Source: an optimization exercise on an open RTL-to-GDS flow (aim: small area). Production flows keep margins and buffers that such runs may drop. Function was checked by simulation only, so behaviour that the tests miss may differ from the original. Some runs may be left out. An edit can pass the tests and still lose a function that they never use.

==> flow/design.v, too long to show whole: its modules and the start of the top module <==
// module fa: 4 lines
// module ha: 4 lines
// module FFT: 3909 lines
module FFT #(parameter N = 64,
             parameter WIDTH = 16)
            (input clk,
             input rst,
             input enable_in,
             input signed [WIDTH-1:0] in_re,
             input signed [WIDTH-1:0] in_im,
             output enable_out,
             output signed [WIDTH-1:0] out_re,
             output signed [WIDTH-1:0] out_im);
  // ...
==> flow/flow/run.sh <==
#!/bin/bash
# Standard layout, with two changes:
# - between synthesis and floorplan, flow/fixpol.py flips the polarity of
#   full-adder cells where that removes inverters between chained adders
#   (FA(~a,~b,~c) = ~FA(a,b,c)); registers and the function are unchanged;
# - every port still gets a buffer, but the smallest one (buf_1).
# Each tool's output goes to a log file here.
set -euo pipefail
R=orfs/results/${FLOW_PLATFORM}/FFT/base
bash standard.sh synth > synth.log 2>&1
python3 flow/fixpol.py "$R/1_2_yosys.v" "$R/1_2_yosys_pol.v" > fixpol.log 2>&1
cp "$R/1_2_yosys.v" "$R/1_2_yosys_std.v"
mv "$R/1_2_yosys_pol.v" "$R/1_2_yosys.v"
rm -f "$R/1_synth.odb" "$R/1_synth.sdc"
BUFFER_PORTS_ARGS="-buffer_cell sky130_fd_sc_hd__buf_1" bash standard.sh finish > layout.log 2>&1
==> flow/flow/fixpol.py <==
#!/usr/bin/env python3
"""Remove inverters between full adders in a Yosys gate netlist.

A full adder with all three inputs complemented gives both outputs
complemented: FA(~a,~b,~c) = (~co, ~s). For each fa cell, flipping it
(taking the complements of its inputs and producing the complements of its
outputs) is done when it lowers the inverter count. Only sky130 fa and inv
cells are touched; the function of the netlist is unchanged.
Usage: fixpol.py in.v out.v (a few greedy rounds over all fa cells)
"""
import re, sys, collections

INV = "sky130_fd_sc_hd__inv_1"
src = open(sys.argv[1]).read()

cell_re = re.compile(r'^(\s*)(sky130_fd_sc_hd__\w+)\s+(\S+)\s*\((.*?)\);\n', re.S | re.M)
pin_re = re.compile(r'\.(\w+)\(([^()]*)\)')
OUTP = {"X", "Y", "Q", "Q_N", "SUM", "COUT", "HI", "LO", "GCLK"}

cells = {}      # name -> [type, {pin: net}]
order = []
for m in cell_re.finditer(src):
    typ, name, body = m.group(2), m.group(3), m.group(4)
    pins = {p: n.strip() for p, n in pin_re.findall(body)}
    cells[name] = [typ, pins]
    order.append(name)

# nets used outside cells (assign statements, ports) count as fixed loads
rest = cell_re.sub("", src)
ext = collections.Counter()
for line in rest.split("\n"):
    s = line.strip()
    if s.startswith("assign"):
        for tok in re.findall(r'\\\S+(?:\s*\[\d+\])?|[A-Za-z_][\w$]*(?:\s*\[\d+\])?', s[6:]):
            ext[re.sub(r'\s+', ' ', tok).strip()] += 1
    elif s.startswith("output") or s.startswith("input"):
        pass

def norm(n):
    return re.sub(r'\s+', ' ', n).strip()
def emit(n):
    return n + " " if n.startswith("\\") else n

drv = {}
loads = collections.defaultdict(set)   # net -> set of (cell, pin)
def rebuild():
    drv.clear(); loads.clear()
    for nm, (t, pins) in cells.items():
        for p, n in pins.items():
            n = norm(n)
            if p in OUTP: drv[n] = (nm, p)
            else: loads[n].add((nm, p))
rebuild()

def is_inv(nm): return cells[nm][0] == INV
def inv_out_of(net):
    """an existing inverter driven by net, or None"""
    for (c, p) in loads.get(net, ()):
        if is_inv(c): return c
    return None
def ext_use(net):
    return ext.get(net, 0) > 0 or net.split(" [")[0] in ports

ports = set()
for m in re.finditer(r'^\s*(?:input|output)\s+(?:\[[^\]]*\]\s*)?([^;]+);', src, re.M):
    for nm in m.group(1).split(","):
        ports.add(nm.strip())

newid = [0]
def fresh():
    newid[0] += 1
    return "_pol%d_" % newid[0]
new_wires = []

def gain(fa):
    t, pins = cells[fa]
    g = 0
    for p in ("A", "B", "CIN"):
        n = norm(pins[p])
        d = drv.get(n)
        if d and is_inv(d[0]):
            # the inverter goes away if this is its only load and the net is not used elsewhere
            iv_out = n
            if len(loads[iv_out]) == 1 and not ext_use(iv_out): g += 1
        else:
            if inv_out_of(n) is None: g -= 1
    for p in ("SUM", "COUT"):
        n = norm(pins[p])
        ls = loads[n]
        invs = [c for c, q in ls if is_inv(c)]
        others = [c for c, q in ls if not is_inv(c)]
        g += len(invs)
        if others or ext_use(n): g -= 1
    return g

def flip(fa):
    t, pins = cells[fa]
    for p in ("A", "B", "CIN"):
        n = norm(pins[p])
        d = drv.get(n)
        if d and is_inv(d[0]):
            src_net = norm(cells[d[0]][1]["A"])
            pins[p] = src_net
            loads[n].discard((fa, p)); loads[src_net].add((fa, p))
            if not loads[n] and not ext_use(n):
                del cells[d[0]]; loads[src_net].discard((d[0], "A")); del drv[n]
        else:
            iv = inv_out_of(n)
            if iv is None:
                w = fresh(); new_wires.append(w)
                iv = fresh().replace("_pol", "_polinv")
                cells[iv] = [INV, {"A": n, "Y": w}]
                loads[n].add((iv, "A")); drv[w] = (iv, "Y")
            w = norm(cells[iv][1]["Y"])
            pins[p] = w
            loads[n].discard((fa, p)); loads[w].add((fa, p))
    for p in ("SUM", "COUT"):
        n = norm(pins[p])
        w = fresh(); new_wires.append(w)       # new net: complement of n
        pins[p] = w; drv[w] = (fa, p); del drv[n]
        ls = list(loads[n])
        keep_n = False
        for (c, q) in ls:
            if is_inv(c):
                # inverter n -> m: m equals w now; move m's loads onto w
                m = norm(cells[c][1]["Y"])
                if ext_use(m):
                    # m is used outside cells: keep a buffer-free path by making this
                    # inverter drive n from w instead
                    keep_n = True
                    continue
                for (c2, q2) in list(loads[m]):
                    cells[c2][1][q2] = w; loads[w].add((c2, q2))
                del loads[m]; del drv[m]
                del cells[c]
                loads[n].discard((c, q))
            else:
                keep_n = True
        if keep_n or ext_use(n):
            # n is still needed: an inverter from w
            iv = fresh().replace("_pol", "_polinv")
            cells[iv] = [INV, {"A": w, "Y": n}]
            drv[n] = (iv, "Y"); loads[w].add((iv, "A"))
            # inverters that used to load n and were kept (ext use) still load n
        else:
            if n in loads and not loads[n]: del loads[n]

def count_inv(): return sum(1 for c in cells.values() if c[0] == INV)
rounds = 0
before = count_inv()
for rnd in range(12):
    rounds += 1
    moved = 0
    fas = [c for c in list(cells) if cells.get(c, [None])[0] == "sky130_fd_sc_hd__fa_1"]
    if rnd % 2 == 1:
        fas.reverse()
    for fa in fas:
        if fa in cells:
            g = gain(fa)
            if g > 0 or (g == 0 and rnd < 8 and rnd % 2 == 0):
                flip(fa); moved += 1
    sys.stderr.write("round %d: %d flips, %d inverters\n" % (rnd, moved, count_inv()))
after = count_inv()
sys.stderr.write("inverters %d -> %d in %d rounds\n" % (before, after, rounds))

# write back
out = []
pos = 0
emitted = set()
ms = list(cell_re.finditer(src))
for m in ms:
    out.append(src[pos:m.start()])
    pos = m.end()
    nm = m.group(3)
    if nm in cells:
        t, pins = cells[nm]
        out.append("%s%s %s (\n%s\n%s);\n" % (m.group(1), t, nm, ",\n".join("%s  .%s(%s)" % (m.group(1), p, emit(n)) for p, n in pins.items()), m.group(1)))
        emitted.add(nm)
tail = src[pos:]
extra = []
decl = "".join("  wire %s;\n" % w for w in new_wires)
out[0] = out[0] + decl
for nm, (t, pins) in cells.items():
    if nm not in emitted:
        extra.append("  %s %s (\n%s\n  );\n" % (t, nm, ",\n".join("    .%s(%s)" % (p, emit(n)) for p, n in pins.items())))
i = tail.rindex("endmodule")
tail = tail[:i] + "".join(extra) + tail[i:]
open(sys.argv[2], "w").write("".join(out) + tail)
==> flow/standard.sh <==
#!/bin/bash
# synth_recipe.tcl (not shown) runs the flow's synth.tcl, then flattens the netlist and writes it again
# the make line also repeats each setting of config.mk as NAME=value (left out here)
make -C /OpenROAD-flow-scripts/flow DESIGN_CONFIG=/design/flow/config.mk WORK_HOME=/design/flow/orfs CLKGATE_MAP_FILE= SYNTH_SCRIPT=/design/flow/synth_recipe.tcl "${@:-finish}"
==> flow/config.mk <==
export PLATFORM = sky130hd
export DESIGN_NAME = FFT
export DESIGN_NICKNAME = FFT
export VERILOG_FILES = /design/flow/design.v
export SDC_FILE = /design/flow/constraint.sdc
export NUM_CORES = 4
export LEC_CHECK = 0
export ABC_AREA = 1
export CAP_MARGIN = 5
export CORE_MARGIN = 2
export CORE_UTILIZATION = 65
export CTS_BUF_LIST = sky130_fd_sc_hd__clkbuf_8
export CTS_CLUSTER_DIAMETER = 60
export CTS_CLUSTER_SIZE = 16
export SLEW_MARGIN = 5
==> flow/constraint.sdc <==
create_clock -name core_clock -period 10.0 [get_ports {clk}]
set_input_delay 2.0000 -clock core_clock [delete_from_list [all_inputs] [get_ports {clk}]]
set_output_delay 2.0000 -clock core_clock [all_outputs]
set_load 0.01 [all_outputs]
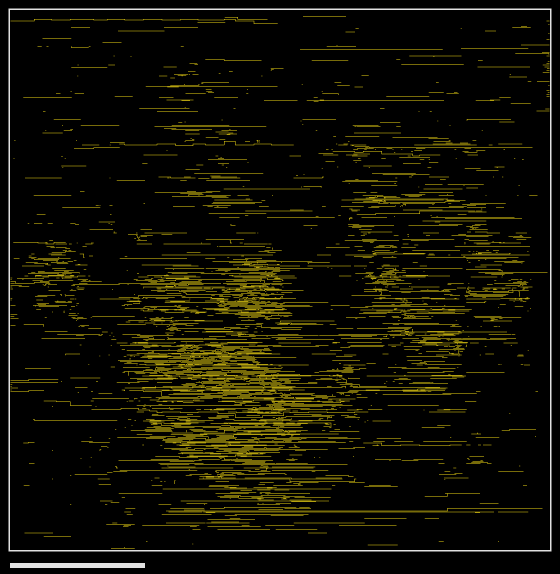
run_1/layer_met3.png
Bar = 100 um.
wire length on this layer: 29.1 mm
share of all routed wire: 9.9%
nets with wire on the layer: 969
main direction: horizontal
longest straight run: 215 um

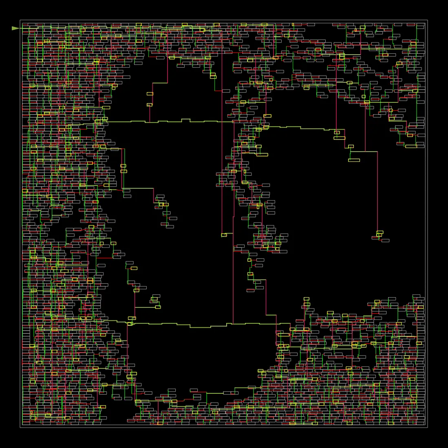
run_1/clocks.png
insertion delay to the later sink of the worst-skew pair: 0.98 ns
flip-flop and latch count: 2352

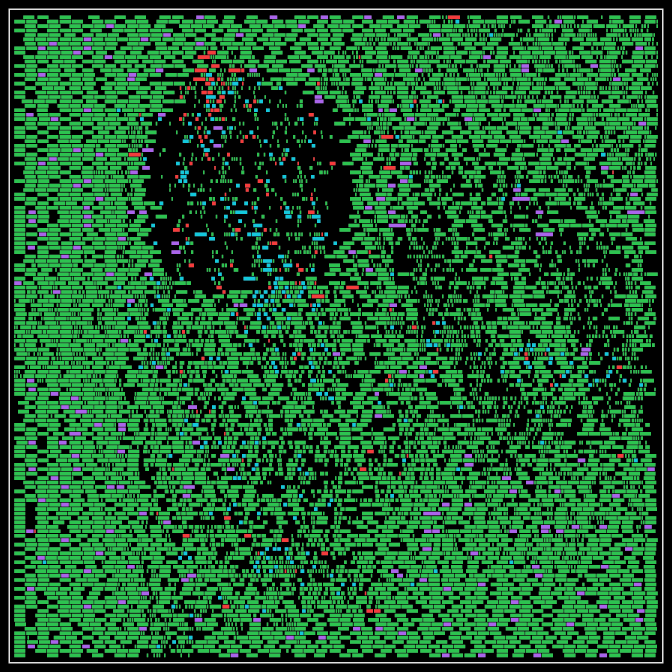
run_1/sizes.png
legend:
  _2 cells:
    color: red
    cells: 145
    share: 1.6%
    most_used: inv_2
  _0 and _1 cells:
    color: green
    cells: 8534
    share: 93%
    most_used: dfxtp_1
  _3 and _4 cells:
    color: cyan
    cells: 300
    share: 3.3%
    most_used: buf_4
  _6 and larger:
    color: purple
    cells: 209
    share: 2.3%
    most_used: clkbuf_8

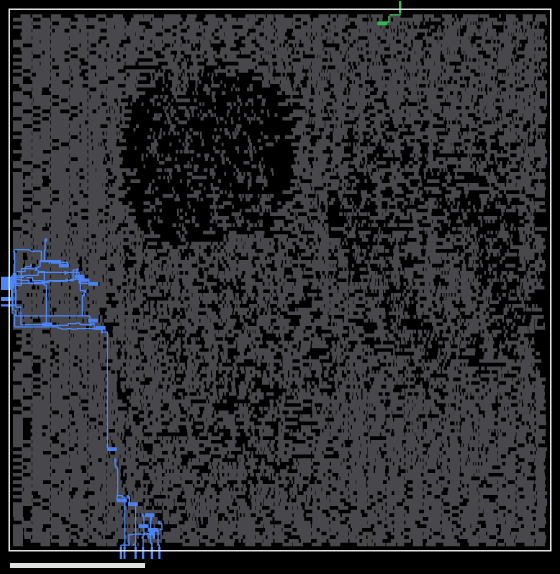
run_1/io_fan.png
Bar = 100 um.
legend:
  in_im:
    color: blue
    bits: 16
    direction: input
    end_cells: 32
    wire: 1150 um
  enable_out:
    color: green
    bits: 1
    direction: output
    end_cells: 1
    wire: 16.5 um

==> reports/metrics.csv, run 1 <==
stage,metric,value,unit
die,IO Pins,68,
worst_setup_path,CP max-delay cell,fa_1,
cells_and_area,share of layout cells above drive strength 1,7.12,%
cells_and_area,nets,10584,
timing,Final setup viols,0,
timing,Fin. Hold Viols,0,
placement,DP HPWL,222000,um
detailed_routing,mean routed wirelength per cell,26.2,um
run,Max Cap Viol,0,
timing,Max Transition Viols Final,0,
worst_setup_path,CP Depth,36,
grt,gr ovfl total,0,
timing,crit path time final,9.49,ns
worst_setup_path,worst path required time,10.84,ns
clocking,hold-fix buffers at CTS,0,
timing,worst hold slack,0.270,ns
status,outcome,timing/DRC/antenna clean,
clocking,clock slew at reported path FFs,0.09,ns
die,Rows,145,
logic_synthesis,mapped cell area,102000,sq um
grt,antenna violations before repair,15,
grt,total track usage,37.6,%
grt,first-pass GRT wire length,439000,um
worst_setup_path,r2r setup slk,0.51,ns
cells_and_area,post-route cell area,108000,sq um
placement,gpl congestion,1.05,
worst_setup_path,max incr delay on CP,0.54,ns
timing,Slew Limit Headroom,26.2,%
grt,largest net degree at the start of global routing,74,
detailed_routing,vias post-DR,65429,
cells_and_area,area grow syn2layout,6.21,%
clocking,clock root buffer,clkbuf_8,
detailed_routing,WL final,296000,um
detailed_routing,DRT antenna net count,0,
clocking,clk buf depth,3,
detailed_routing,DRC errors left,0,
worst_setup_path,Crit path max-delay family,adder cells,
detailed_routing,DR vias/cell,5.81,
timing,Worst-Margin Slew,1.11,ns
worst_setup_path,cell mode on critical path,fa_1,
detailed_routing,1st-pass router iterations,9,
worst_setup_path,Crit Path Max Fanout,7,
die,die width,400,um
run 1: layer usage:
metal	vias to the layer above	GRT usage (%)	wire length (um)
met5	-	0	61
met3	1262	10.0	29100
met4	8	25.9	25800
li1	28305	-	-
met2	3758	59.2	134000
met1	32096	45.4	106000
run 1: final cells by class:
class	instances	area [sq um]
fillers	11099	47700
clock inverters	41	588
diodes	12	30.0
repair buffers	330	2230
well taps	2058	2570
clock buffers	180	2480
flip-flops and latches	2352	47100
multi-input cells	5173	49200
inverters	1112	4180
run 1: per-stage QoR:
step                utilization [%]  cells  worst slack [ns]
CTS                            69.3  11240            0.0743
floorplan                         -   9050             0.620
detailed placement             67.4  11019            -0.102
global route                   69.4  11250            0.0451
global placement               67.4  11019           -0.0152
finish                         69.5  11258             0.514
run 1: what timing repair did:
action,4_1_cts,5_1_grt
gates resized for setup,0,36
setup buffers,0,6
setup endpoints to repair,0,6
run_1/worst_path.png
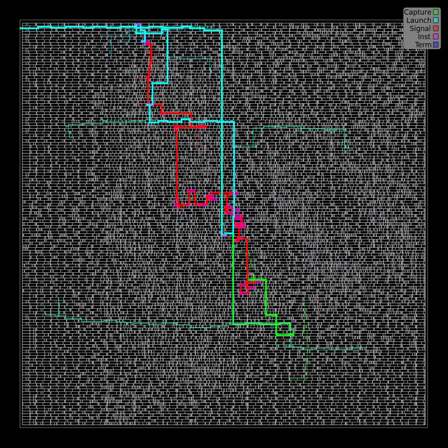

--- run 2 (diff from run 1) ---
--- a/flow/design.v
+++ b/flow/design.v
@@ -32,14 +32,16 @@
     reg [31:0] s1a_buf [0:31];
     wire [15:0] s1a_d_re = s1a_buf[31][31:16];
     wire [15:0] s1a_d_im = s1a_buf[31][15:0];
-    wire [15:0] s1a_a_re, s1a_a_im, s1a_b_re, s1a_b_im, s1a_nb_re;
-    wire [16:0] s1a_ca_re, s1a_ca_im, s1a_cb_re, s1a_cb_im, s1a_cn_re;
-    wire [15:0] s1a_nx_re = ~s1a_x_re, s1a_nx_im = ~s1a_x_im, s1a_na_re = ~s1a_a_re;
+    wire [15:0] s1a_a_re, s1a_a_im, s1a_b_re, s1a_b_im;
+    wire [16:0] s1a_ca_re, s1a_ca_im, s1a_cb_re, s1a_cb_im;
+    wire [15:0] s1a_nx_im = ~s1a_x_im;
+    wire [15:0] s1a_sa_re = s1a_a_re ^ {16{s1a_rot}};
+    wire [15:0] s1a_sx_re = s1a_x_re ^ {16{~s1a_rot}};
     assign s1a_ca_re[1] = s1a_d_re[0] | s1a_x_re[0];
     assign s1a_ca_im[1] = s1a_d_im[0] | s1a_x_im[0];
-    assign s1a_b_re[0] = s1a_a_re[0] ^ s1a_x_re[0];
+    assign s1a_b_re[0] = s1a_sa_re[0] ^ ~s1a_sx_re[0];
     assign s1a_b_im[0] = s1a_a_im[0] ^ s1a_x_im[0];
-    assign s1a_cb_re[1] = s1a_a_re[0] | s1a_nx_re[0];
+    assign s1a_cb_re[1] = s1a_sa_re[0] | s1a_sx_re[0];
     assign s1a_cb_im[1] = s1a_a_im[0] | s1a_nx_im[0];
     for (i = 1; i < 16; i = i + 1) begin : s1a_g_add
         fa u_ar (.a(s1a_d_re[i]), .b(s1a_x_re[i]), .c(s1a_ca_re[i]), .s(s1a_a_re[i-1]), .co(s1a_ca_re[i+1]));
@@ -48,31 +50,23 @@
     assign s1a_a_re[15] = s1a_d_re[15] ^ s1a_x_re[15] ^ s1a_ca_re[16];
     assign s1a_a_im[15] = s1a_d_im[15] ^ s1a_x_im[15] ^ s1a_ca_im[16];
     for (i = 1; i < 15; i = i + 1) begin : s1a_g_sub
-        fa u_br (.a(s1a_a_re[i]), .b(s1a_nx_re[i]), .c(s1a_cb_re[i]), .s(s1a_b_re[i]), .co(s1a_cb_re[i+1]));
+        fa u_br (.a(s1a_sa_re[i]), .b(s1a_sx_re[i]), .c(s1a_cb_re[i]), .s(s1a_b_re[i]), .co(s1a_cb_re[i+1]));
         fa u_bi (.a(s1a_a_im[i]), .b(s1a_nx_im[i]), .c(s1a_cb_im[i]), .s(s1a_b_im[i]), .co(s1a_cb_im[i+1]));
     end
-    assign s1a_b_re[15] = s1a_a_re[15] ^ s1a_nx_re[15] ^ s1a_cb_re[15];
-    assign s1a_nb_re[0] = s1a_x_re[0] ^ s1a_a_re[0];
-    assign s1a_cn_re[1] = s1a_x_re[0] | s1a_na_re[0];
-    for (i = 1; i < 15; i = i + 1) begin : s1a_g_nb
-        fa u_nb (.a(s1a_x_re[i]), .b(s1a_na_re[i]), .c(s1a_cn_re[i]), .s(s1a_nb_re[i]), .co(s1a_cn_re[i+1]));
-    end
-    assign s1a_nb_re[15] = s1a_x_re[15] ^ s1a_na_re[15] ^ s1a_cn_re[15];
+    assign s1a_b_re[15] = s1a_sa_re[15] ^ s1a_sx_re[15] ^ s1a_cb_re[15];
     assign s1a_b_im[15] = s1a_a_im[15] ^ s1a_nx_im[15] ^ s1a_cb_im[15];
     always @(posedge clk) begin
-        s1a_buf[0] <= s1a_ph ? {s1a_rot ? s1a_b_im : s1a_b_re, s1a_rot ? s1a_nb_re : s1a_b_im}
+        s1a_buf[0] <= s1a_ph ? {s1a_rot ? s1a_b_im : s1a_b_re, s1a_rot ? s1a_b_re : s1a_b_im}
                            : {s1a_x_re, s1a_x_im};
         for (k = 1; k < 32; k = k + 1)
             s1a_buf[k] <= s1a_buf[k-1];
     end
     reg [15:0] s1a_y_re, s1a_y_im;
-    always @(posedge clk) begin
-        s1a_y_re <= s1a_ph ? s1a_a_re : s1a_d_re;
-        s1a_y_im <= s1a_ph ? s1a_a_im : s1a_d_im;
-    end
     reg s1a_v_out;
     reg [5:0] s1a_cnt_out;
     always @(posedge clk) begin
+        s1a_y_re <= s1a_ph ? s1a_a_re : s1a_d_re;
+        s1a_y_im <= s1a_ph ? s1a_a_im : s1a_d_im;
         if (rst)
             s1a_v_out <= 1'b0;
         else if (s1a_v_in && s1a_cnt_in == 6'd32)
@@ -93,14 +87,16 @@
     reg [31:0] s1b_buf [0:15];
     wire [15:0] s1b_d_re = s1b_buf[15][31:16];
     wire [15:0] s1b_d_im = s1b_buf[15][15:0];
-    wire [15:0] s1b_a_re, s1b_a_im, s1b_b_re, s1b_b_im, s1b_nb_re;
-    wire [16:0] s1b_ca_re, s1b_ca_im, s1b_cb_re, s1b_cb_im, s1b_cn_re;
-    wire [15:0] s1b_nx_re = ~s1b_x_re, s1b_nx_im = ~s1b_x_im, s1b_na_re = ~s1b_a_re;
+    wire [15:0] s1b_a_re, s1b_a_im, s1b_b_re, s1b_b_im;
+    wire [16:0] s1b_ca_re, s1b_ca_im, s1b_cb_re, s1b_cb_im;
+    wire [15:0] s1b_nx_im = ~s1b_x_im;
+    wire [15:0] s1b_sa_re = s1b_a_re;
+    wire [15:0] s1b_sx_re = ~s1b_x_re;
     assign s1b_ca_re[1] = s1b_d_re[0] | s1b_x_re[0];
     assign s1b_ca_im[1] = s1b_d_im[0] | s1b_x_im[0];
-    assign s1b_b_re[0] = s1b_a_re[0] ^ s1b_x_re[0];
+    assign s1b_b_re[0] = s1b_sa_re[0] ^ ~s1b_sx_re[0];
     assign s1b_b_im[0] = s1b_a_im[0] ^ s1b_x_im[0];
-    assign s1b_cb_re[1] = s1b_a_re[0] | s1b_nx_re[0];
+    assign s1b_cb_re[1] = s1b_sa_re[0] | s1b_sx_re[0];
     assign s1b_cb_im[1] = s1b_a_im[0] | s1b_nx_im[0];
     for (i = 1; i < 16; i = i + 1) begin : s1b_g_add
         fa u_ar (.a(s1b_d_re[i]), .b(s1b_x_re[i]), .c(s1b_ca_re[i]), .s(s1b_a_re[i-1]), .co(s1b_ca_re[i+1]));
@@ -109,26 +105,23 @@
     assign s1b_a_re[15] = s1b_d_re[15] ^ s1b_x_re[15] ^ s1b_ca_re[16];
     assign s1b_a_im[15] = s1b_d_im[15] ^ s1b_x_im[15] ^ s1b_ca_im[16];
     for (i = 1; i < 15; i = i + 1) begin : s1b_g_sub
-        fa u_br (.a(s1b_a_re[i]), .b(s1b_nx_re[i]), .c(s1b_cb_re[i]), .s(s1b_b_re[i]), .co(s1b_cb_re[i+1]));
+        fa u_br (.a(s1b_sa_re[i]), .b(s1b_sx_re[i]), .c(s1b_cb_re[i]), .s(s1b_b_re[i]), .co(s1b_cb_re[i+1]));
         fa u_bi (.a(s1b_a_im[i]), .b(s1b_nx_im[i]), .c(s1b_cb_im[i]), .s(s1b_b_im[i]), .co(s1b_cb_im[i+1]));
     end
-    assign s1b_b_re[15] = s1b_a_re[15] ^ s1b_nx_re[15] ^ s1b_cb_re[15];
-    assign s1b_nb_re = s1b_b_re;
+    assign s1b_b_re[15] = s1b_sa_re[15] ^ s1b_sx_re[15] ^ s1b_cb_re[15];
     assign s1b_b_im[15] = s1b_a_im[15] ^ s1b_nx_im[15] ^ s1b_cb_im[15];
     always @(posedge clk) begin
-        s1b_buf[0] <= s1b_ph ? {s1b_rot ? s1b_b_im : s1b_b_re, s1b_rot ? s1b_nb_re : s1b_b_im}
+        s1b_buf[0] <= s1b_ph ? {s1b_rot ? s1b_b_im : s1b_b_re, s1b_rot ? s1b_b_re : s1b_b_im}
                            : {s1b_x_re, s1b_x_im};
         for (k = 1; k < 16; k = k + 1)
             s1b_buf[k] <= s1b_buf[k-1];
     end
     reg [15:0] s1b_y_re, s1b_y_im;
-    always @(posedge clk) begin
-        s1b_y_re <= s1b_ph ? s1b_a_re : s1b_d_re;
-        s1b_y_im <= s1b_ph ? s1b_a_im : s1b_d_im;
-    end
     reg s1b_v_out;
     reg [5:0] s1b_cnt_out;
     always @(posedge clk) begin
+        s1b_y_re <= s1b_ph ? s1b_a_re : s1b_d_re;
+        s1b_y_im <= s1b_ph ? s1b_a_im : s1b_d_im;
         if (rst)
             s1b_v_out <= 1'b0;
         else if (s1b_v_in && s1b_cnt_in == 6'd16)
@@ -2029,14 +2022,16 @@
     reg [31:0] s2a_buf [0:7];
     wire [15:0] s2a_d_re = s2a_buf[7][31:16];
     wire [15:0] s2a_d_im = s2a_buf[7][15:0];
-    wire [15:0] s2a_a_re, s2a_a_im, s2a_b_re, s2a_b_im, s2a_nb_re;
-    wire [16:0] s2a_ca_re, s2a_ca_im, s2a_cb_re, s2a_cb_im, s2a_cn_re;
-    wire [15:0] s2a_nx_re = ~s2a_x_re, s2a_nx_im = ~s2a_x_im, s2a_na_re = ~s2a_a_re;
+    wire [15:0] s2a_a_re, s2a_a_im, s2a_b_re, s2a_b_im;
+    wire [16:0] s2a_ca_re, s2a_ca_im, s2a_cb_re, s2a_cb_im;
+    wire [15:0] s2a_nx_im = ~s2a_x_im;
+    wire [15:0] s2a_sa_re = s2a_a_re ^ {16{s2a_rot}};
+    wire [15:0] s2a_sx_re = s2a_x_re ^ {16{~s2a_rot}};
     assign s2a_ca_re[1] = s2a_d_re[0] | s2a_x_re[0];
     assign s2a_ca_im[1] = s2a_d_im[0] | s2a_x_im[0];
-    assign s2a_b_re[0] = s2a_a_re[0] ^ s2a_x_re[0];
+    assign s2a_b_re[0] = s2a_sa_re[0] ^ ~s2a_sx_re[0];
     assign s2a_b_im[0] = s2a_a_im[0] ^ s2a_x_im[0];
-    assign s2a_cb_re[1] = s2a_a_re[0] | s2a_nx_re[0];
+    assign s2a_cb_re[1] = s2a_sa_re[0] | s2a_sx_re[0];
     assign s2a_cb_im[1] = s2a_a_im[0] | s2a_nx_im[0];
     for (i = 1; i < 16; i = i + 1) begin : s2a_g_add
         fa u_ar (.a(s2a_d_re[i]), .b(s2a_x_re[i]), .c(s2a_ca_re[i]), .s(s2a_a_re[i-1]), .co(s2a_ca_re[i+1]));
@@ -2045,31 +2040,23 @@
     assign s2a_a_re[15] = s2a_d_re[15] ^ s2a_x_re[15] ^ s2a_ca_re[16];
     assign s2a_a_im[15] = s2a_d_im[15] ^ s2a_x_im[15] ^ s2a_ca_im[16];
     for (i = 1; i < 15; i = i + 1) begin : s2a_g_sub
-        fa u_br (.a(s2a_a_re[i]), .b(s2a_nx_re[i]), .c(s2a_cb_re[i]), .s(s2a_b_re[i]), .co(s2a_cb_re[i+1]));
+        fa u_br (.a(s2a_sa_re[i]), .b(s2a_sx_re[i]), .c(s2a_cb_re[i]), .s(s2a_b_re[i]), .co(s2a_cb_re[i+1]));
         fa u_bi (.a(s2a_a_im[i]), .b(s2a_nx_im[i]), .c(s2a_cb_im[i]), .s(s2a_b_im[i]), .co(s2a_cb_im[i+1]));
     end
-    assign s2a_b_re[15] = s2a_a_re[15] ^ s2a_nx_re[15] ^ s2a_cb_re[15];
-    assign s2a_nb_re[0] = s2a_x_re[0] ^ s2a_a_re[0];
-    assign s2a_cn_re[1] = s2a_x_re[0] | s2a_na_re[0];
-    for (i = 1; i < 15; i = i + 1) begin : s2a_g_nb
-        fa u_nb (.a(s2a_x_re[i]), .b(s2a_na_re[i]), .c(s2a_cn_re[i]), .s(s2a_nb_re[i]), .co(s2a_cn_re[i+1]));
-    end
-    assign s2a_nb_re[15] = s2a_x_re[15] ^ s2a_na_re[15] ^ s2a_cn_re[15];
+    assign s2a_b_re[15] = s2a_sa_re[15] ^ s2a_sx_re[15] ^ s2a_cb_re[15];
     assign s2a_b_im[15] = s2a_a_im[15] ^ s2a_nx_im[15] ^ s2a_cb_im[15];
     always @(posedge clk) begin
-        s2a_buf[0] <= s2a_ph ? {s2a_rot ? s2a_b_im : s2a_b_re, s2a_rot ? s2a_nb_re : s2a_b_im}
+        s2a_buf[0] <= s2a_ph ? {s2a_rot ? s2a_b_im : s2a_b_re, s2a_rot ? s2a_b_re : s2a_b_im}
                            : {s2a_x_re, s2a_x_im};
         for (k = 1; k < 8; k = k + 1)
             s2a_buf[k] <= s2a_buf[k-1];
     end
     reg [15:0] s2a_y_re, s2a_y_im;
-    always @(posedge clk) begin
-        s2a_y_re <= s2a_ph ? s2a_a_re : s2a_d_re;
-        s2a_y_im <= s2a_ph ? s2a_a_im : s2a_d_im;
-    end
     reg s2a_v_out;
     reg [5:0] s2a_cnt_out;
     always @(posedge clk) begin
+        s2a_y_re <= s2a_ph ? s2a_a_re : s2a_d_re;
+        s2a_y_im <= s2a_ph ? s2a_a_im : s2a_d_im;
         if (rst)
             s2a_v_out <= 1'b0;
         else if (s2a_v_in && s2a_cnt_in == 6'd8)
@@ -2090,14 +2077,16 @@
     reg [31:0] s2b_buf [0:3];
     wire [15:0] s2b_d_re = s2b_buf[3][31:16];
     wire [15:0] s2b_d_im = s2b_buf[3][15:0];
-    wire [15:0] s2b_a_re, s2b_a_im, s2b_b_re, s2b_b_im, s2b_nb_re;
-    wire [16:0] s2b_ca_re, s2b_ca_im, s2b_cb_re, s2b_cb_im, s2b_cn_re;
-    wire [15:0] s2b_nx_re = ~s2b_x_re, s2b_nx_im = ~s2b_x_im, s2b_na_re = ~s2b_a_re;
+    wire [15:0] s2b_a_re, s2b_a_im, s2b_b_re, s2b_b_im;
+    wire [16:0] s2b_ca_re, s2b_ca_im, s2b_cb_re, s2b_cb_im;
+    wire [15:0] s2b_nx_im = ~s2b_x_im;
+    wire [15:0] s2b_sa_re = s2b_a_re;
+    wire [15:0] s2b_sx_re = ~s2b_x_re;
     assign s2b_ca_re[1] = s2b_d_re[0] | s2b_x_re[0];
     assign s2b_ca_im[1] = s2b_d_im[0] | s2b_x_im[0];
-    assign s2b_b_re[0] = s2b_a_re[0] ^ s2b_x_re[0];
+    assign s2b_b_re[0] = s2b_sa_re[0] ^ ~s2b_sx_re[0];
     assign s2b_b_im[0] = s2b_a_im[0] ^ s2b_x_im[0];
-    assign s2b_cb_re[1] = s2b_a_re[0] | s2b_nx_re[0];
+    assign s2b_cb_re[1] = s2b_sa_re[0] | s2b_sx_re[0];
     assign s2b_cb_im[1] = s2b_a_im[0] | s2b_nx_im[0];
     for (i = 1; i < 16; i = i + 1) begin : s2b_g_add
         fa u_ar (.a(s2b_d_re[i]), .b(s2b_x_re[i]), .c(s2b_ca_re[i]), .s(s2b_a_re[i-1]), .co(s2b_ca_re[i+1]));
@@ -2106,26 +2095,23 @@
     assign s2b_a_re[15] = s2b_d_re[15] ^ s2b_x_re[15] ^ s2b_ca_re[16];
     assign s2b_a_im[15] = s2b_d_im[15] ^ s2b_x_im[15] ^ s2b_ca_im[16];
     for (i = 1; i < 15; i = i + 1) begin : s2b_g_sub
-        fa u_br (.a(s2b_a_re[i]), .b(s2b_nx_re[i]), .c(s2b_cb_re[i]), .s(s2b_b_re[i]), .co(s2b_cb_re[i+1]));
+        fa u_br (.a(s2b_sa_re[i]), .b(s2b_sx_re[i]), .c(s2b_cb_re[i]), .s(s2b_b_re[i]), .co(s2b_cb_re[i+1]));
         fa u_bi (.a(s2b_a_im[i]), .b(s2b_nx_im[i]), .c(s2b_cb_im[i]), .s(s2b_b_im[i]), .co(s2b_cb_im[i+1]));
     end
-    assign s2b_b_re[15] = s2b_a_re[15] ^ s2b_nx_re[15] ^ s2b_cb_re[15];
-    assign s2b_nb_re = s2b_b_re;
+    assign s2b_b_re[15] = s2b_sa_re[15] ^ s2b_sx_re[15] ^ s2b_cb_re[15];
     assign s2b_b_im[15] = s2b_a_im[15] ^ s2b_nx_im[15] ^ s2b_cb_im[15];
     always @(posedge clk) begin
-        s2b_buf[0] <= s2b_ph ? {s2b_rot ? s2b_b_im : s2b_b_re, s2b_rot ? s2b_nb_re : s2b_b_im}
+        s2b_buf[0] <= s2b_ph ? {s2b_rot ? s2b_b_im : s2b_b_re, s2b_rot ? s2b_b_re : s2b_b_im}
                            : {s2b_x_re, s2b_x_im};
         for (k = 1; k < 4; k = k + 1)
             s2b_buf[k] <= s2b_buf[k-1];
     end
     reg [15:0] s2b_y_re, s2b_y_im;
-    always @(posedge clk) begin
-        s2b_y_re <= s2b_ph ? s2b_a_re : s2b_d_re;
-        s2b_y_im <= s2b_ph ? s2b_a_im : s2b_d_im;
-    end
     reg s2b_v_out;
     reg [5:0] s2b_cnt_out;
     always @(posedge clk) begin
+        s2b_y_re <= s2b_ph ? s2b_a_re : s2b_d_re;
+        s2b_y_im <= s2b_ph ? s2b_a_im : s2b_d_im;
         if (rst)
             s2b_v_out <= 1'b0;
         else if (s2b_v_in && s2b_cnt_in == 6'd4)
@@ -3806,14 +3792,16 @@
     reg [31:0] s3a_buf [0:1];
     wire [15:0] s3a_d_re = s3a_buf[1][31:16];
     wire [15:0] s3a_d_im = s3a_buf[1][15:0];
-    wire [15:0] s3a_a_re, s3a_a_im, s3a_b_re, s3a_b_im, s3a_nb_re;
-    wire [16:0] s3a_ca_re, s3a_ca_im, s3a_cb_re, s3a_cb_im, s3a_cn_re;
-    wire [15:0] s3a_nx_re = ~s3a_x_re, s3a_nx_im = ~s3a_x_im, s3a_na_re = ~s3a_a_re;
+    wire [15:0] s3a_a_re, s3a_a_im, s3a_b_re, s3a_b_im;
+    wire [16:0] s3a_ca_re, s3a_ca_im, s3a_cb_re, s3a_cb_im;
+    wire [15:0] s3a_nx_im = ~s3a_x_im;
+    wire [15:0] s3a_sa_re = s3a_a_re ^ {16{s3a_rot}};
+    wire [15:0] s3a_sx_re = s3a_x_re ^ {16{~s3a_rot}};
     assign s3a_ca_re[1] = s3a_d_re[0] | s3a_x_re[0];
     assign s3a_ca_im[1] = s3a_d_im[0] | s3a_x_im[0];
-    assign s3a_b_re[0] = s3a_a_re[0] ^ s3a_x_re[0];
+    assign s3a_b_re[0] = s3a_sa_re[0] ^ ~s3a_sx_re[0];
     assign s3a_b_im[0] = s3a_a_im[0] ^ s3a_x_im[0];
-    assign s3a_cb_re[1] = s3a_a_re[0] | s3a_nx_re[0];
+    assign s3a_cb_re[1] = s3a_sa_re[0] | s3a_sx_re[0];
     assign s3a_cb_im[1] = s3a_a_im[0] | s3a_nx_im[0];
     for (i = 1; i < 16; i = i + 1) begin : s3a_g_add
         fa u_ar (.a(s3a_d_re[i]), .b(s3a_x_re[i]), .c(s3a_ca_re[i]), .s(s3a_a_re[i-1]), .co(s3a_ca_re[i+1]));
@@ -3822,43 +3810,33 @@
     assign s3a_a_re[15] = s3a_d_re[15] ^ s3a_x_re[15] ^ s3a_ca_re[16];
     assign s3a_a_im[15] = s3a_d_im[15] ^ s3a_x_im[15] ^ s3a_ca_im[16];
     for (i = 1; i < 15; i = i + 1) begin : s3a_g_sub
-        fa u_br (.a(s3a_a_re[i]), .b(s3a_nx_re[i]), .c(s3a_cb_re[i]), .s(s3a_b_re[i]), .co(s3a_cb_re[i+1]));
+        fa u_br (.a(s3a_sa_re[i]), .b(s3a_sx_re[i]), .c(s3a_cb_re[i]), .s(s3a_b_re[i]), .co(s3a_cb_re[i+1]));
         fa u_bi (.a(s3a_a_im[i]), .b(s3a_nx_im[i]), .c(s3a_cb_im[i]), .s(s3a_b_im[i]), .co(s3a_cb_im[i+1]));
     end
-    assign s3a_b_re[15] = s3a_a_re[15] ^ s3a_nx_re[15] ^ s3a_cb_re[15];
-    assign s3a_nb_re[0] = s3a_x_re[0] ^ s3a_a_re[0];
-    assign s3a_cn_re[1] = s3a_x_re[0] | s3a_na_re[0];
-    for (i = 1; i < 15; i = i + 1) begin : s3a_g_nb
-        fa u_nb (.a(s3a_x_re[i]), .b(s3a_na_re[i]), .c(s3a_cn_re[i]), .s(s3a_nb_re[i]), .co(s3a_cn_re[i+1]));
-    end
-    assign s3a_nb_re[15] = s3a_x_re[15] ^ s3a_na_re[15] ^ s3a_cn_re[15];
+    assign s3a_b_re[15] = s3a_sa_re[15] ^ s3a_sx_re[15] ^ s3a_cb_re[15];
     assign s3a_b_im[15] = s3a_a_im[15] ^ s3a_nx_im[15] ^ s3a_cb_im[15];
     always @(posedge clk) begin
-        s3a_buf[0] <= s3a_ph ? {s3a_rot ? s3a_b_im : s3a_b_re, s3a_rot ? s3a_nb_re : s3a_b_im}
+        s3a_buf[0] <= s3a_ph ? {s3a_rot ? s3a_b_im : s3a_b_re, s3a_rot ? s3a_b_re : s3a_b_im}
                            : {s3a_x_re, s3a_x_im};
         for (k = 1; k < 2; k = k + 1)
             s3a_buf[k] <= s3a_buf[k-1];
     end
     reg [15:0] s3a_y_re, s3a_y_im;
+    reg s3a_v_out;
+    reg [5:0] s3a_cnt_out;
     always @(posedge clk) begin
         s3a_y_re <= s3a_ph ? s3a_a_re : s3a_d_re;
         s3a_y_im <= s3a_ph ? s3a_a_im : s3a_d_im;
-    end
-    reg [2:0] s3a_v_sh;
-    wire s3a_v_out = s3a_v_sh[2];
-    always @(posedge clk) begin
         if (rst)
-            s3a_v_sh <= {3{1'b0}};
-        else
-            s3a_v_sh <= {s3a_v_sh[1:0], s3a_v_in};
-    end
-    reg s3a_p;
-    wire [5:0] s3a_cnt_out = {5'd0, s3a_p};
-    always @(posedge clk) begin
+            s3a_v_out <= 1'b0;
+        else if (s3a_v_in && s3a_cnt_in == 6'd2)
+            s3a_v_out <= 1'b1;
+        else if (s3a_cnt_out == 6'd63)
+            s3a_v_out <= 1'b0;
         if (rst || !s3a_v_out)
-            s3a_p <= 1'b0;
+            s3a_cnt_out <= 6'd0;
         else
-            s3a_p <= ~s3a_p;
+            s3a_cnt_out <= s3a_cnt_out + 1'b1;
     end
     wire s3b_v_in = s3a_v_out;
     wire [5:0] s3b_cnt_in = s3a_cnt_out;
@@ -3869,14 +3847,16 @@
     reg [31:0] s3b_buf [0:0];
     wire [15:0] s3b_d_re = s3b_buf[0][31:16];
     wire [15:0] s3b_d_im = s3b_buf[0][15:0];
-    wire [15:0] s3b_a_re, s3b_a_im, s3b_b_re, s3b_b_im, s3b_nb_re;
-    wire [16:0] s3b_ca_re, s3b_ca_im, s3b_cb_re, s3b_cb_im, s3b_cn_re;
-    wire [15:0] s3b_nx_re = ~s3b_x_re, s3b_nx_im = ~s3b_x_im, s3b_na_re = ~s3b_a_re;
+    wire [15:0] s3b_a_re, s3b_a_im, s3b_b_re, s3b_b_im;
+    wire [16:0] s3b_ca_re, s3b_ca_im, s3b_cb_re, s3b_cb_im;
+    wire [15:0] s3b_nx_im = ~s3b_x_im;
+    wire [15:0] s3b_sa_re = s3b_a_re;
+    wire [15:0] s3b_sx_re = ~s3b_x_re;
     assign s3b_ca_re[1] = s3b_d_re[0] | s3b_x_re[0];
     assign s3b_ca_im[1] = s3b_d_im[0] | s3b_x_im[0];
-    assign s3b_b_re[0] = s3b_a_re[0] ^ s3b_x_re[0];
+    assign s3b_b_re[0] = s3b_sa_re[0] ^ ~s3b_sx_re[0];
     assign s3b_b_im[0] = s3b_a_im[0] ^ s3b_x_im[0];
-    assign s3b_cb_re[1] = s3b_a_re[0] | s3b_nx_re[0];
+    assign s3b_cb_re[1] = s3b_sa_re[0] | s3b_sx_re[0];
     assign s3b_cb_im[1] = s3b_a_im[0] | s3b_nx_im[0];
     for (i = 1; i < 16; i = i + 1) begin : s3b_g_add
         fa u_ar (.a(s3b_d_re[i]), .b(s3b_x_re[i]), .c(s3b_ca_re[i]), .s(s3b_a_re[i-1]), .co(s3b_ca_re[i+1]));
@@ -3885,32 +3865,34 @@
     assign s3b_a_re[15] = s3b_d_re[15] ^ s3b_x_re[15] ^ s3b_ca_re[16];
     assign s3b_a_im[15] = s3b_d_im[15] ^ s3b_x_im[15] ^ s3b_ca_im[16];
     for (i = 1; i < 15; i = i + 1) begin : s3b_g_sub
-        fa u_br (.a(s3b_a_re[i]), .b(s3b_nx_re[i]), .c(s3b_cb_re[i]), .s(s3b_b_re[i]), .co(s3b_cb_re[i+1]));
+        fa u_br (.a(s3b_sa_re[i]), .b(s3b_sx_re[i]), .c(s3b_cb_re[i]), .s(s3b_b_re[i]), .co(s3b_cb_re[i+1]));
         fa u_bi (.a(s3b_a_im[i]), .b(s3b_nx_im[i]), .c(s3b_cb_im[i]), .s(s3b_b_im[i]), .co(s3b_cb_im[i+1]));
     end
-    assign s3b_b_re[15] = s3b_a_re[15] ^ s3b_nx_re[15] ^ s3b_cb_re[15];
-    assign s3b_nb_re = s3b_b_re;
+    assign s3b_b_re[15] = s3b_sa_re[15] ^ s3b_sx_re[15] ^ s3b_cb_re[15];
     assign s3b_b_im[15] = s3b_a_im[15] ^ s3b_nx_im[15] ^ s3b_cb_im[15];
     always @(posedge clk) begin
-        s3b_buf[0] <= s3b_ph ? {s3b_rot ? s3b_b_im : s3b_b_re, s3b_rot ? s3b_nb_re : s3b_b_im}
+        s3b_buf[0] <= s3b_ph ? {s3b_rot ? s3b_b_im : s3b_b_re, s3b_rot ? s3b_b_re : s3b_b_im}
                            : {s3b_x_re, s3b_x_im};
         for (k = 1; k < 1; k = k + 1)
             s3b_buf[k] <= s3b_buf[k-1];
     end
     reg [15:0] s3b_y_re, s3b_y_im;
+    reg s3b_v_out;
+    reg [5:0] s3b_cnt_out;
     always @(posedge clk) begin
         s3b_y_re <= s3b_ph ? s3b_a_re : s3b_d_re;
         s3b_y_im <= s3b_ph ? s3b_a_im : s3b_d_im;
-    end
-    reg [1:0] s3b_v_sh;
-    wire s3b_v_out = s3b_v_sh[1];
-    always @(posedge clk) begin
         if (rst)
-            s3b_v_sh <= {2{1'b0}};
+            s3b_v_out <= 1'b0;
+        else if (s3b_v_in && s3b_cnt_in == 6'd1)
+            s3b_v_out <= 1'b1;
+        else if (s3b_cnt_out == 6'd63)
+            s3b_v_out <= 1'b0;
+        if (rst || !s3b_v_out)
+            s3b_cnt_out <= 6'd0;
         else
-            s3b_v_sh <= {s3b_v_sh[0:0], s3b_v_in};
+            s3b_cnt_out <= s3b_cnt_out + 1'b1;
     end
-    wire [5:0] s3b_cnt_out = 6'd0;
     assign enable_out = s3b_v_out;
     assign out_re = s3b_y_re;
     assign out_im = s3b_y_im;
--- a/flow/config.mk
+++ b/flow/config.mk
@@ -8,7 +8,7 @@
 export ABC_AREA = 1
 export CAP_MARGIN = 5
 export CORE_MARGIN = 2
-export CORE_UTILIZATION = 65
+export CORE_UTILIZATION = 60
 export CTS_BUF_LIST = sky130_fd_sc_hd__clkbuf_8
 export CTS_CLUSTER_DIAMETER = 60
 export CTS_CLUSTER_SIZE = 16
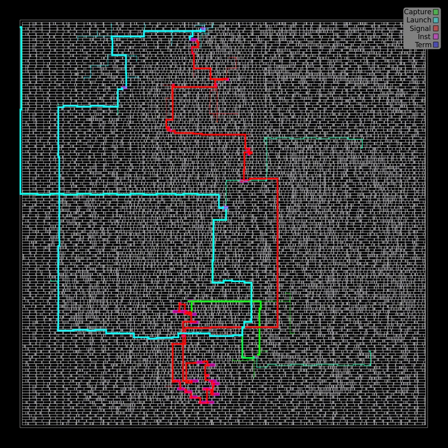
run_2/worst_path.png
Setup TNS: 0 ns
final worst setup slack: 0.369 ns
Finished Core Util: 64.9%
Finished Layout Cells: 11767
crit path time final: 9.63 ns

==> run 2 against run 1 <==
Still clean on timing, DRC and antenna. Non-clock buffer count increased by 124. Synthesized cell count increased by 2.2%.
==> reports/metrics.csv, run 2 <==
stage,metric,value,unit,change
grt,largest net degree at the start of global routing,69,,-6.8%
detailed_routing,DR vias/cell,5.66,,-2.6%
clocking,hold-fix buffers at CTS,0,,unchanged
clocking,clock slew at reported path FFs,0.11,ns,+0.02 ns
cells_and_area,inverters,1156,,+4.0%
clocking,clk buf depth,3,,unchanged
die,die width,416,um,+3.9%
cells_and_area,flip-flop and latch count,2364,,+0.51%
die,Tap Cells,2218,,+7.8%
grt,gr ovfl total,0,,unchanged
die,IO Pins,68,,unchanged
worst_setup_path,max incr delay on CP,0.55,ns,about the same
detailed_routing,DRC errors left,0,,unchanged
cells_and_area,Fillers,13012,,+17%
status,outcome,timing/DRC/antenna clean,,
cells_and_area,ant diodes,29,,+17
timing,Worst-Margin Slew,1.27,ns,+0.164 ns
die,Rows,151,,+4.1%
detailed_routing,mean routed wirelength per cell,25.2,um,-3.9%
cells_and_area,Layout non-clock buf frac,3.02,%,+0.97 points
clocking,insertion delay to the later sink of the worst-skew pair,1.02,ns,+0.04 ns
timing,Final setup viols,0,,unchanged
timing,Fin. Hold Viols,0,,unchanged
clocking,clock root buffer,clkbuf_8,,
worst_setup_path,r2r setup slk,0.37,ns,-0.15 ns
cells_and_area,FF/Latch Area,47300,sq um,+0.50%
logic_synthesis,mapped cell area,102000,sq um,-0.33%
cells_and_area,clk_buf instances,184,,+2.2%
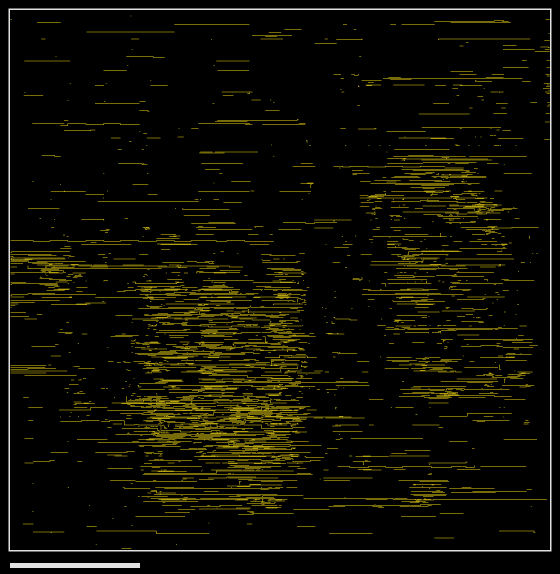
run_2/layer_met3.png
Bar = 100 um.
nets with wire on the layer: 932
longest straight run: 131 um
share of all routed wire: 8.3%

run 2: cell types whose count changed in the layout (fill, tap and decap cells not counted), sizes merged, moves of 22 or more:
cell / before / now
nand2: 1066 / 1007
buf: 330 / 454
inv: 1121 / 1161
fa: 1308 / 1224
a22oi: 85 / 1
nor2: 374 / 606
o22ai: 359 / 495
a21oi: 134 / 88
o21ai: 556 / 501
xnor2: 87 / 109
run 2: metrics by stage:
| step | utilization [%] | setup slack (ns) | cell area, sq um | TNS (ns) |
|---|---|---|---|---|
| 3_5_place_dp | 62.9 | -0.116 | 106000 | -0.116 |
| 6_report | 64.9 | 0.369 | 110000 | 0 |
| 2_1_floorplan | - | 0.633 | 102000 | 0 |
| 3_3_place_gp | 62.9 | -0.0923 | 106000 | -0.0923 |
| 5_1_grt | 64.8 | -0.00360 | 110000 | -0.00360 |
| 4_1_cts | 64.7 | 0.0183 | 109000 | 0 |
run 2: per-layer routing:
metal | up-vias | global-route usage, % | wire length (um)
met5 | - | 0 | 155
met1 | 32796 | 42.0 | 109000
met2 | 3425 | 56.8 | 140000
li1 | 29286 | - | -
met3 | 1110 | 7.53 | 24700
met4 | 24 | 22.9 | 23700
run_2/sizes.png
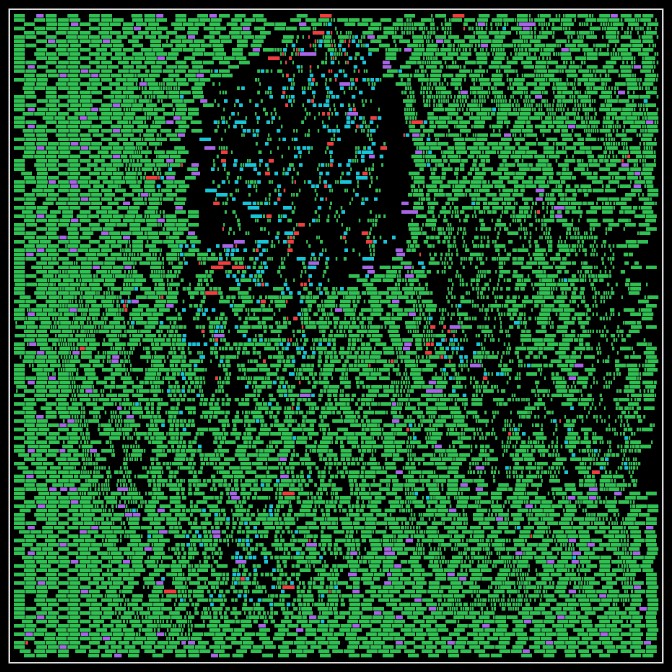

--- run 3 (diff from run 2) ---
--- a/flow/design.v
+++ b/flow/design.v
@@ -62,11 +62,13 @@
             s1a_buf[k] <= s1a_buf[k-1];
     end
     reg [15:0] s1a_y_re, s1a_y_im;
-    reg s1a_v_out;
-    reg [5:0] s1a_cnt_out;
     always @(posedge clk) begin
         s1a_y_re <= s1a_ph ? s1a_a_re : s1a_d_re;
         s1a_y_im <= s1a_ph ? s1a_a_im : s1a_d_im;
+    end
+    reg s1a_v_out;
+    reg [5:0] s1a_cnt_out;
+    always @(posedge clk) begin
         if (rst)
             s1a_v_out <= 1'b0;
         else if (s1a_v_in && s1a_cnt_in == 6'd32)
@@ -117,11 +119,13 @@
             s1b_buf[k] <= s1b_buf[k-1];
     end
     reg [15:0] s1b_y_re, s1b_y_im;
-    reg s1b_v_out;
-    reg [5:0] s1b_cnt_out;
     always @(posedge clk) begin
         s1b_y_re <= s1b_ph ? s1b_a_re : s1b_d_re;
         s1b_y_im <= s1b_ph ? s1b_a_im : s1b_d_im;
+    end
+    reg s1b_v_out;
+    reg [5:0] s1b_cnt_out;
+    always @(posedge clk) begin
         if (rst)
             s1b_v_out <= 1'b0;
         else if (s1b_v_in && s1b_cnt_in == 6'd16)
@@ -2052,11 +2056,13 @@
             s2a_buf[k] <= s2a_buf[k-1];
     end
     reg [15:0] s2a_y_re, s2a_y_im;
-    reg s2a_v_out;
-    reg [5:0] s2a_cnt_out;
     always @(posedge clk) begin
         s2a_y_re <= s2a_ph ? s2a_a_re : s2a_d_re;
         s2a_y_im <= s2a_ph ? s2a_a_im : s2a_d_im;
+    end
+    reg s2a_v_out;
+    reg [5:0] s2a_cnt_out;
+    always @(posedge clk) begin
         if (rst)
             s2a_v_out <= 1'b0;
         else if (s2a_v_in && s2a_cnt_in == 6'd8)
@@ -2107,11 +2113,13 @@
             s2b_buf[k] <= s2b_buf[k-1];
     end
     reg [15:0] s2b_y_re, s2b_y_im;
-    reg s2b_v_out;
-    reg [5:0] s2b_cnt_out;
     always @(posedge clk) begin
         s2b_y_re <= s2b_ph ? s2b_a_re : s2b_d_re;
         s2b_y_im <= s2b_ph ? s2b_a_im : s2b_d_im;
+    end
+    reg s2b_v_out;
+    reg [5:0] s2b_cnt_out;
+    always @(posedge clk) begin
         if (rst)
             s2b_v_out <= 1'b0;
         else if (s2b_v_in && s2b_cnt_in == 6'd4)
@@ -3822,21 +3830,25 @@
             s3a_buf[k] <= s3a_buf[k-1];
     end
     reg [15:0] s3a_y_re, s3a_y_im;
-    reg s3a_v_out;
-    reg [5:0] s3a_cnt_out;
     always @(posedge clk) begin
         s3a_y_re <= s3a_ph ? s3a_a_re : s3a_d_re;
         s3a_y_im <= s3a_ph ? s3a_a_im : s3a_d_im;
+    end
+    reg [2:0] s3a_v_sh;
+    wire s3a_v_out = s3a_v_sh[2];
+    always @(posedge clk) begin
         if (rst)
-            s3a_v_out <= 1'b0;
-        else if (s3a_v_in && s3a_cnt_in == 6'd2)
-            s3a_v_out <= 1'b1;
-        else if (s3a_cnt_out == 6'd63)
-            s3a_v_out <= 1'b0;
+            s3a_v_sh <= {3{1'b0}};
+        else
+            s3a_v_sh <= {s3a_v_sh[1:0], s3a_v_in};
+    end
+    reg s3a_p;
+    wire [5:0] s3a_cnt_out = {5'd0, s3a_p};
+    always @(posedge clk) begin
         if (rst || !s3a_v_out)
-            s3a_cnt_out <= 6'd0;
+            s3a_p <= 1'b0;
         else
-            s3a_cnt_out <= s3a_cnt_out + 1'b1;
+            s3a_p <= ~s3a_p;
     end
     wire s3b_v_in = s3a_v_out;
     wire [5:0] s3b_cnt_in = s3a_cnt_out;
@@ -3877,22 +3889,19 @@
             s3b_buf[k] <= s3b_buf[k-1];
     end
     reg [15:0] s3b_y_re, s3b_y_im;
-    reg s3b_v_out;
-    reg [5:0] s3b_cnt_out;
     always @(posedge clk) begin
         s3b_y_re <= s3b_ph ? s3b_a_re : s3b_d_re;
         s3b_y_im <= s3b_ph ? s3b_a_im : s3b_d_im;
+    end
+    reg [1:0] s3b_v_sh;
+    wire s3b_v_out = s3b_v_sh[1];
+    always @(posedge clk) begin
         if (rst)
-            s3b_v_out <= 1'b0;
-        else if (s3b_v_in && s3b_cnt_in == 6'd1)
-            s3b_v_out <= 1'b1;
-        else if (s3b_cnt_out == 6'd63)
-            s3b_v_out <= 1'b0;
-        if (rst || !s3b_v_out)
-            s3b_cnt_out <= 6'd0;
+            s3b_v_sh <= {2{1'b0}};
         else
-            s3b_cnt_out <= s3b_cnt_out + 1'b1;
+            s3b_v_sh <= {s3b_v_sh[0:0], s3b_v_in};
     end
+    wire [5:0] s3b_cnt_out = 6'd0;
     assign enable_out = s3b_v_out;
     assign out_re = s3b_y_re;
     assign out_im = s3b_y_im;
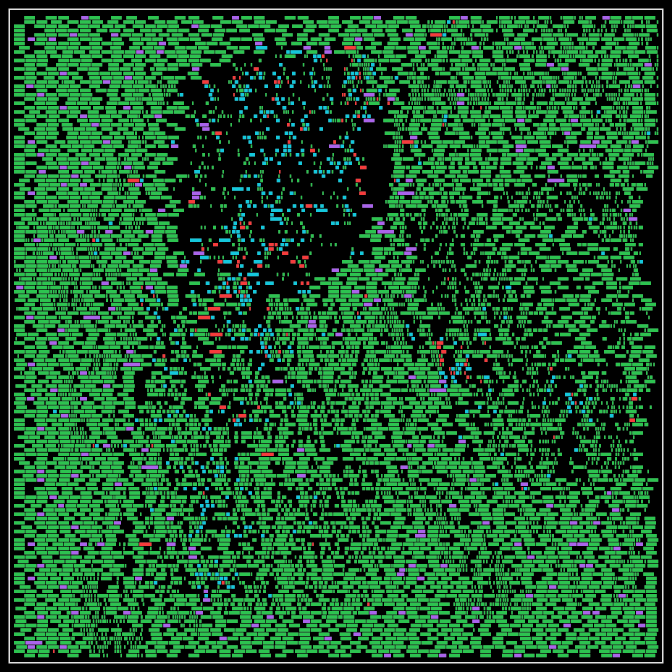
run_3/sizes.png
post-route cell area: 109000 sq um
area grow syn2layout: 7.73%

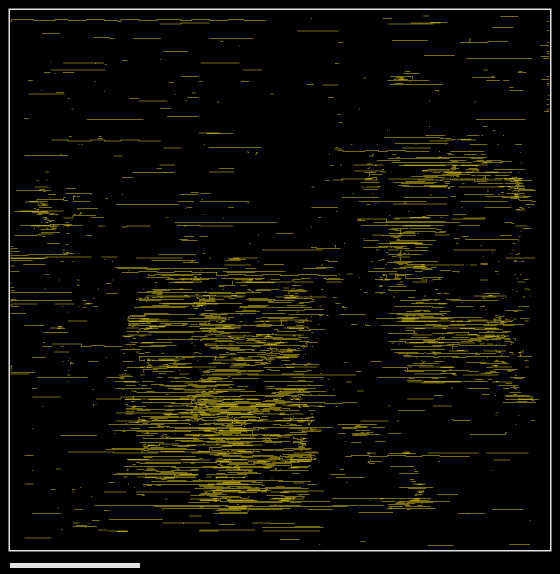
run_3/layer_met3.png
Bar = 100 um.
met3 global-route usage: 7.54%
vias post-DR: 66127
WL final: 293000 um

==> run 3 against run 2 <==
Hold slack improved by 0.021 ns. Maximum frequency about the same. Design area fell by 0.68%. Sequential share of layout area grew 0.073 points. Via count down 0.77%. Flip-flop and latch count is 12 lower. Die area shrank 0.68%. Global-route usage shrank 0.37 points. Non-clock buffer count rose by 11. Critical path type unchanged. Critical endpoint unchanged.
==> reports/metrics.csv, run 3 <==
stage,metric,value,unit,change
clocking,insertion delay to the later sink of the worst-skew pair,1.00,ns,-0.02 ns
detailed_routing,highest routed layer,met5,,
status,outcome,timing/DRC/antenna clean,,
detailed_routing,met2 wire length,136000,um,-2.7%
detailed_routing,DR vias/cell,5.68,,+0.23%
detailed_routing,M1 WL,109000,um,about the same
worst_setup_path,max incr delay on CP,0.54,ns,about the same
die,Rows,150,,-0.66%
run,Max Cap Viol,0,,
grt,largest net degree at the start of global routing,73,,+5.8%
clocking,clock slew at reported path FFs,0.10,ns,about the same
die,IO Pins,68,,unchanged
grt,gr busiest metal,met2,,
worst_setup_path,Setup crit start kind,flip-flop,,
grt,gr ovfl total,0,,unchanged
detailed_routing,DRC errors left,0,,unchanged
worst_setup_path,Bufs and invs on worst path,12,,
clocking,clock root buffer,clkbuf_8,,
cells_and_area,FF/Latch Area,47100,sq um,-0.51%
detailed_routing,mean routed wirelength per cell,25.1,um,-0.43%
cells_and_area,Fillers,12767,,-1.9%
die,die width,414,um,-0.34%
timing,Worst-Margin Slew,1.33,ns,+0.0550 ns
detailed_routing,wire length on met3,25400,um,+2.9%
timing,Final setup viols,0,,unchanged
cells_and_area,most frequent cells in the layout,"dfxtp_1 (2348), fa_1 (1217), inv_1 (1069)",,
clocking,hold-fix buffers at CTS,0,,unchanged
grt,GRT met2 Usage,55.8,%,-1.0 points
clocking,CTS sink cnt,2352,,
grt,global routing usage on met1,42.4,%,+0.45 points
timing,Fin. Hold Viols,0,,unchanged
timing,Setup TNS,0,ns,unchanged
clocking,clk buf depth,3,,unchanged
cells_and_area,"most common cell after layout, fill and taps aside",dfxtp_1,,
-- run 3: cell count changes in the layout (fill, tap and decap cells not counted), sizes merged, moves of 9 or more --
cell    change
nor2       -92
nor3       -13
xnor2      +29
o22ai      -10
dfxtp      -12
buf        +11
clkbuf      -9
o21ai      +47
xor2       -45
diode      -24
inv        -20
nand2      +44
-- run 3: repair_timing --
action                                  CTS  global route
pin swaps                                 0             7
resized for setup                        15            25
endpoints found under the setup margin    2             6
setup buffers                             0             4
-- run 3: layout make-up --
type / count / area share (%)
Tap cell: 2204 / 2.53
Multi-Input combinational cell: 5270 / 44.4
Antenna cell: 5 / 0.0115
Clock inverter: 44 / 0.598
Clock buffer: 175 / 2.21
Timing Repair Buffer: 465 / 3.05
Inverter: 1135 / 3.92
Sequential cell: 2352 / 43.3
-- run 3: through the flow --
step                      instance area [sq um]  std cells  setup slack, ns
after detailed placement                 106000      11422           -0.378
after global placement                   106000      11422           -0.334
final                                    109000      11650            0.372
after CTS                                109000      11641           0.0319
after floorplan                          101000       9175            0.444
after global routing                     109000      11646        -0.000679

## Gallery

Sequential cells grouped by signal name.
Other sequential cells in the stronger gray, the rest of the logic in the fainter gray.
image #1
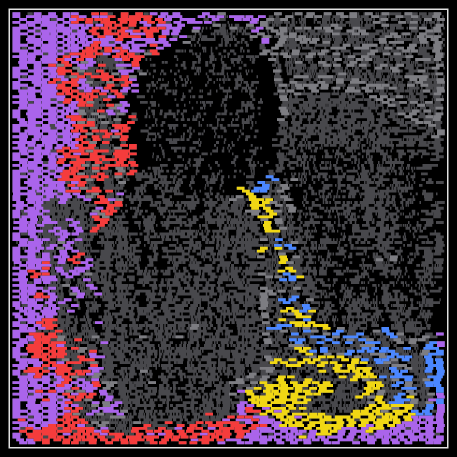
image #2
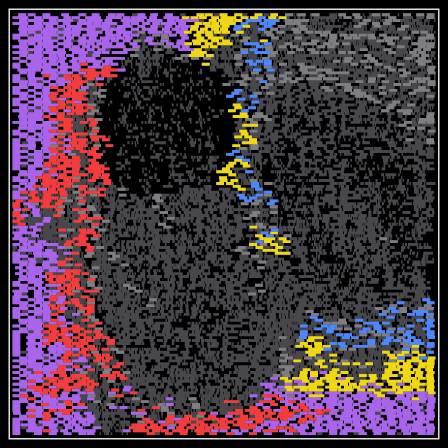
| from | picture |
|---|---|
| run 2 | image #1 |
| run 1 | image #2 |

==> port drivers added, routing unchanged <==
No port has a modelled driver above. Below, the same layouts with a new extraction and two added sets of constraints.
Step 1: set_driving_cell puts a clkbuf_16 on clk and a buf_2 on each other input, an assumption about the parent block.
Step 2 adds t to the input delays and takes it off the output delays; t is the mean of the earliest and latest rising clock arrival at the registers after step 1. Input paths then give back, and output paths get back, about the clock's delay inside the block.
Three values: no drivers, after step 1, after step 2; two values: the first two.
run | t, ns | setup slack, ns | worst data-port slew with drivers (ns) | pins driven straight from the clock port
run 1 | 1.035 | 0.514 / 0.514 / -0.165 | 0.22 | 1
run 2 | 1.054 | 0.369 / 0.369 / 0.307 | 0.14 | 1
run 3 | 1.061 | 0.372 / 0.372 / 0.105 | 0.08 | 1
Met with ideal ports but missed after step 2: setup timing in run 1. For run 1, which loses most, drivers alone change the setup slack by 0.000 ns; drivers and shift together by -0.679 ns.
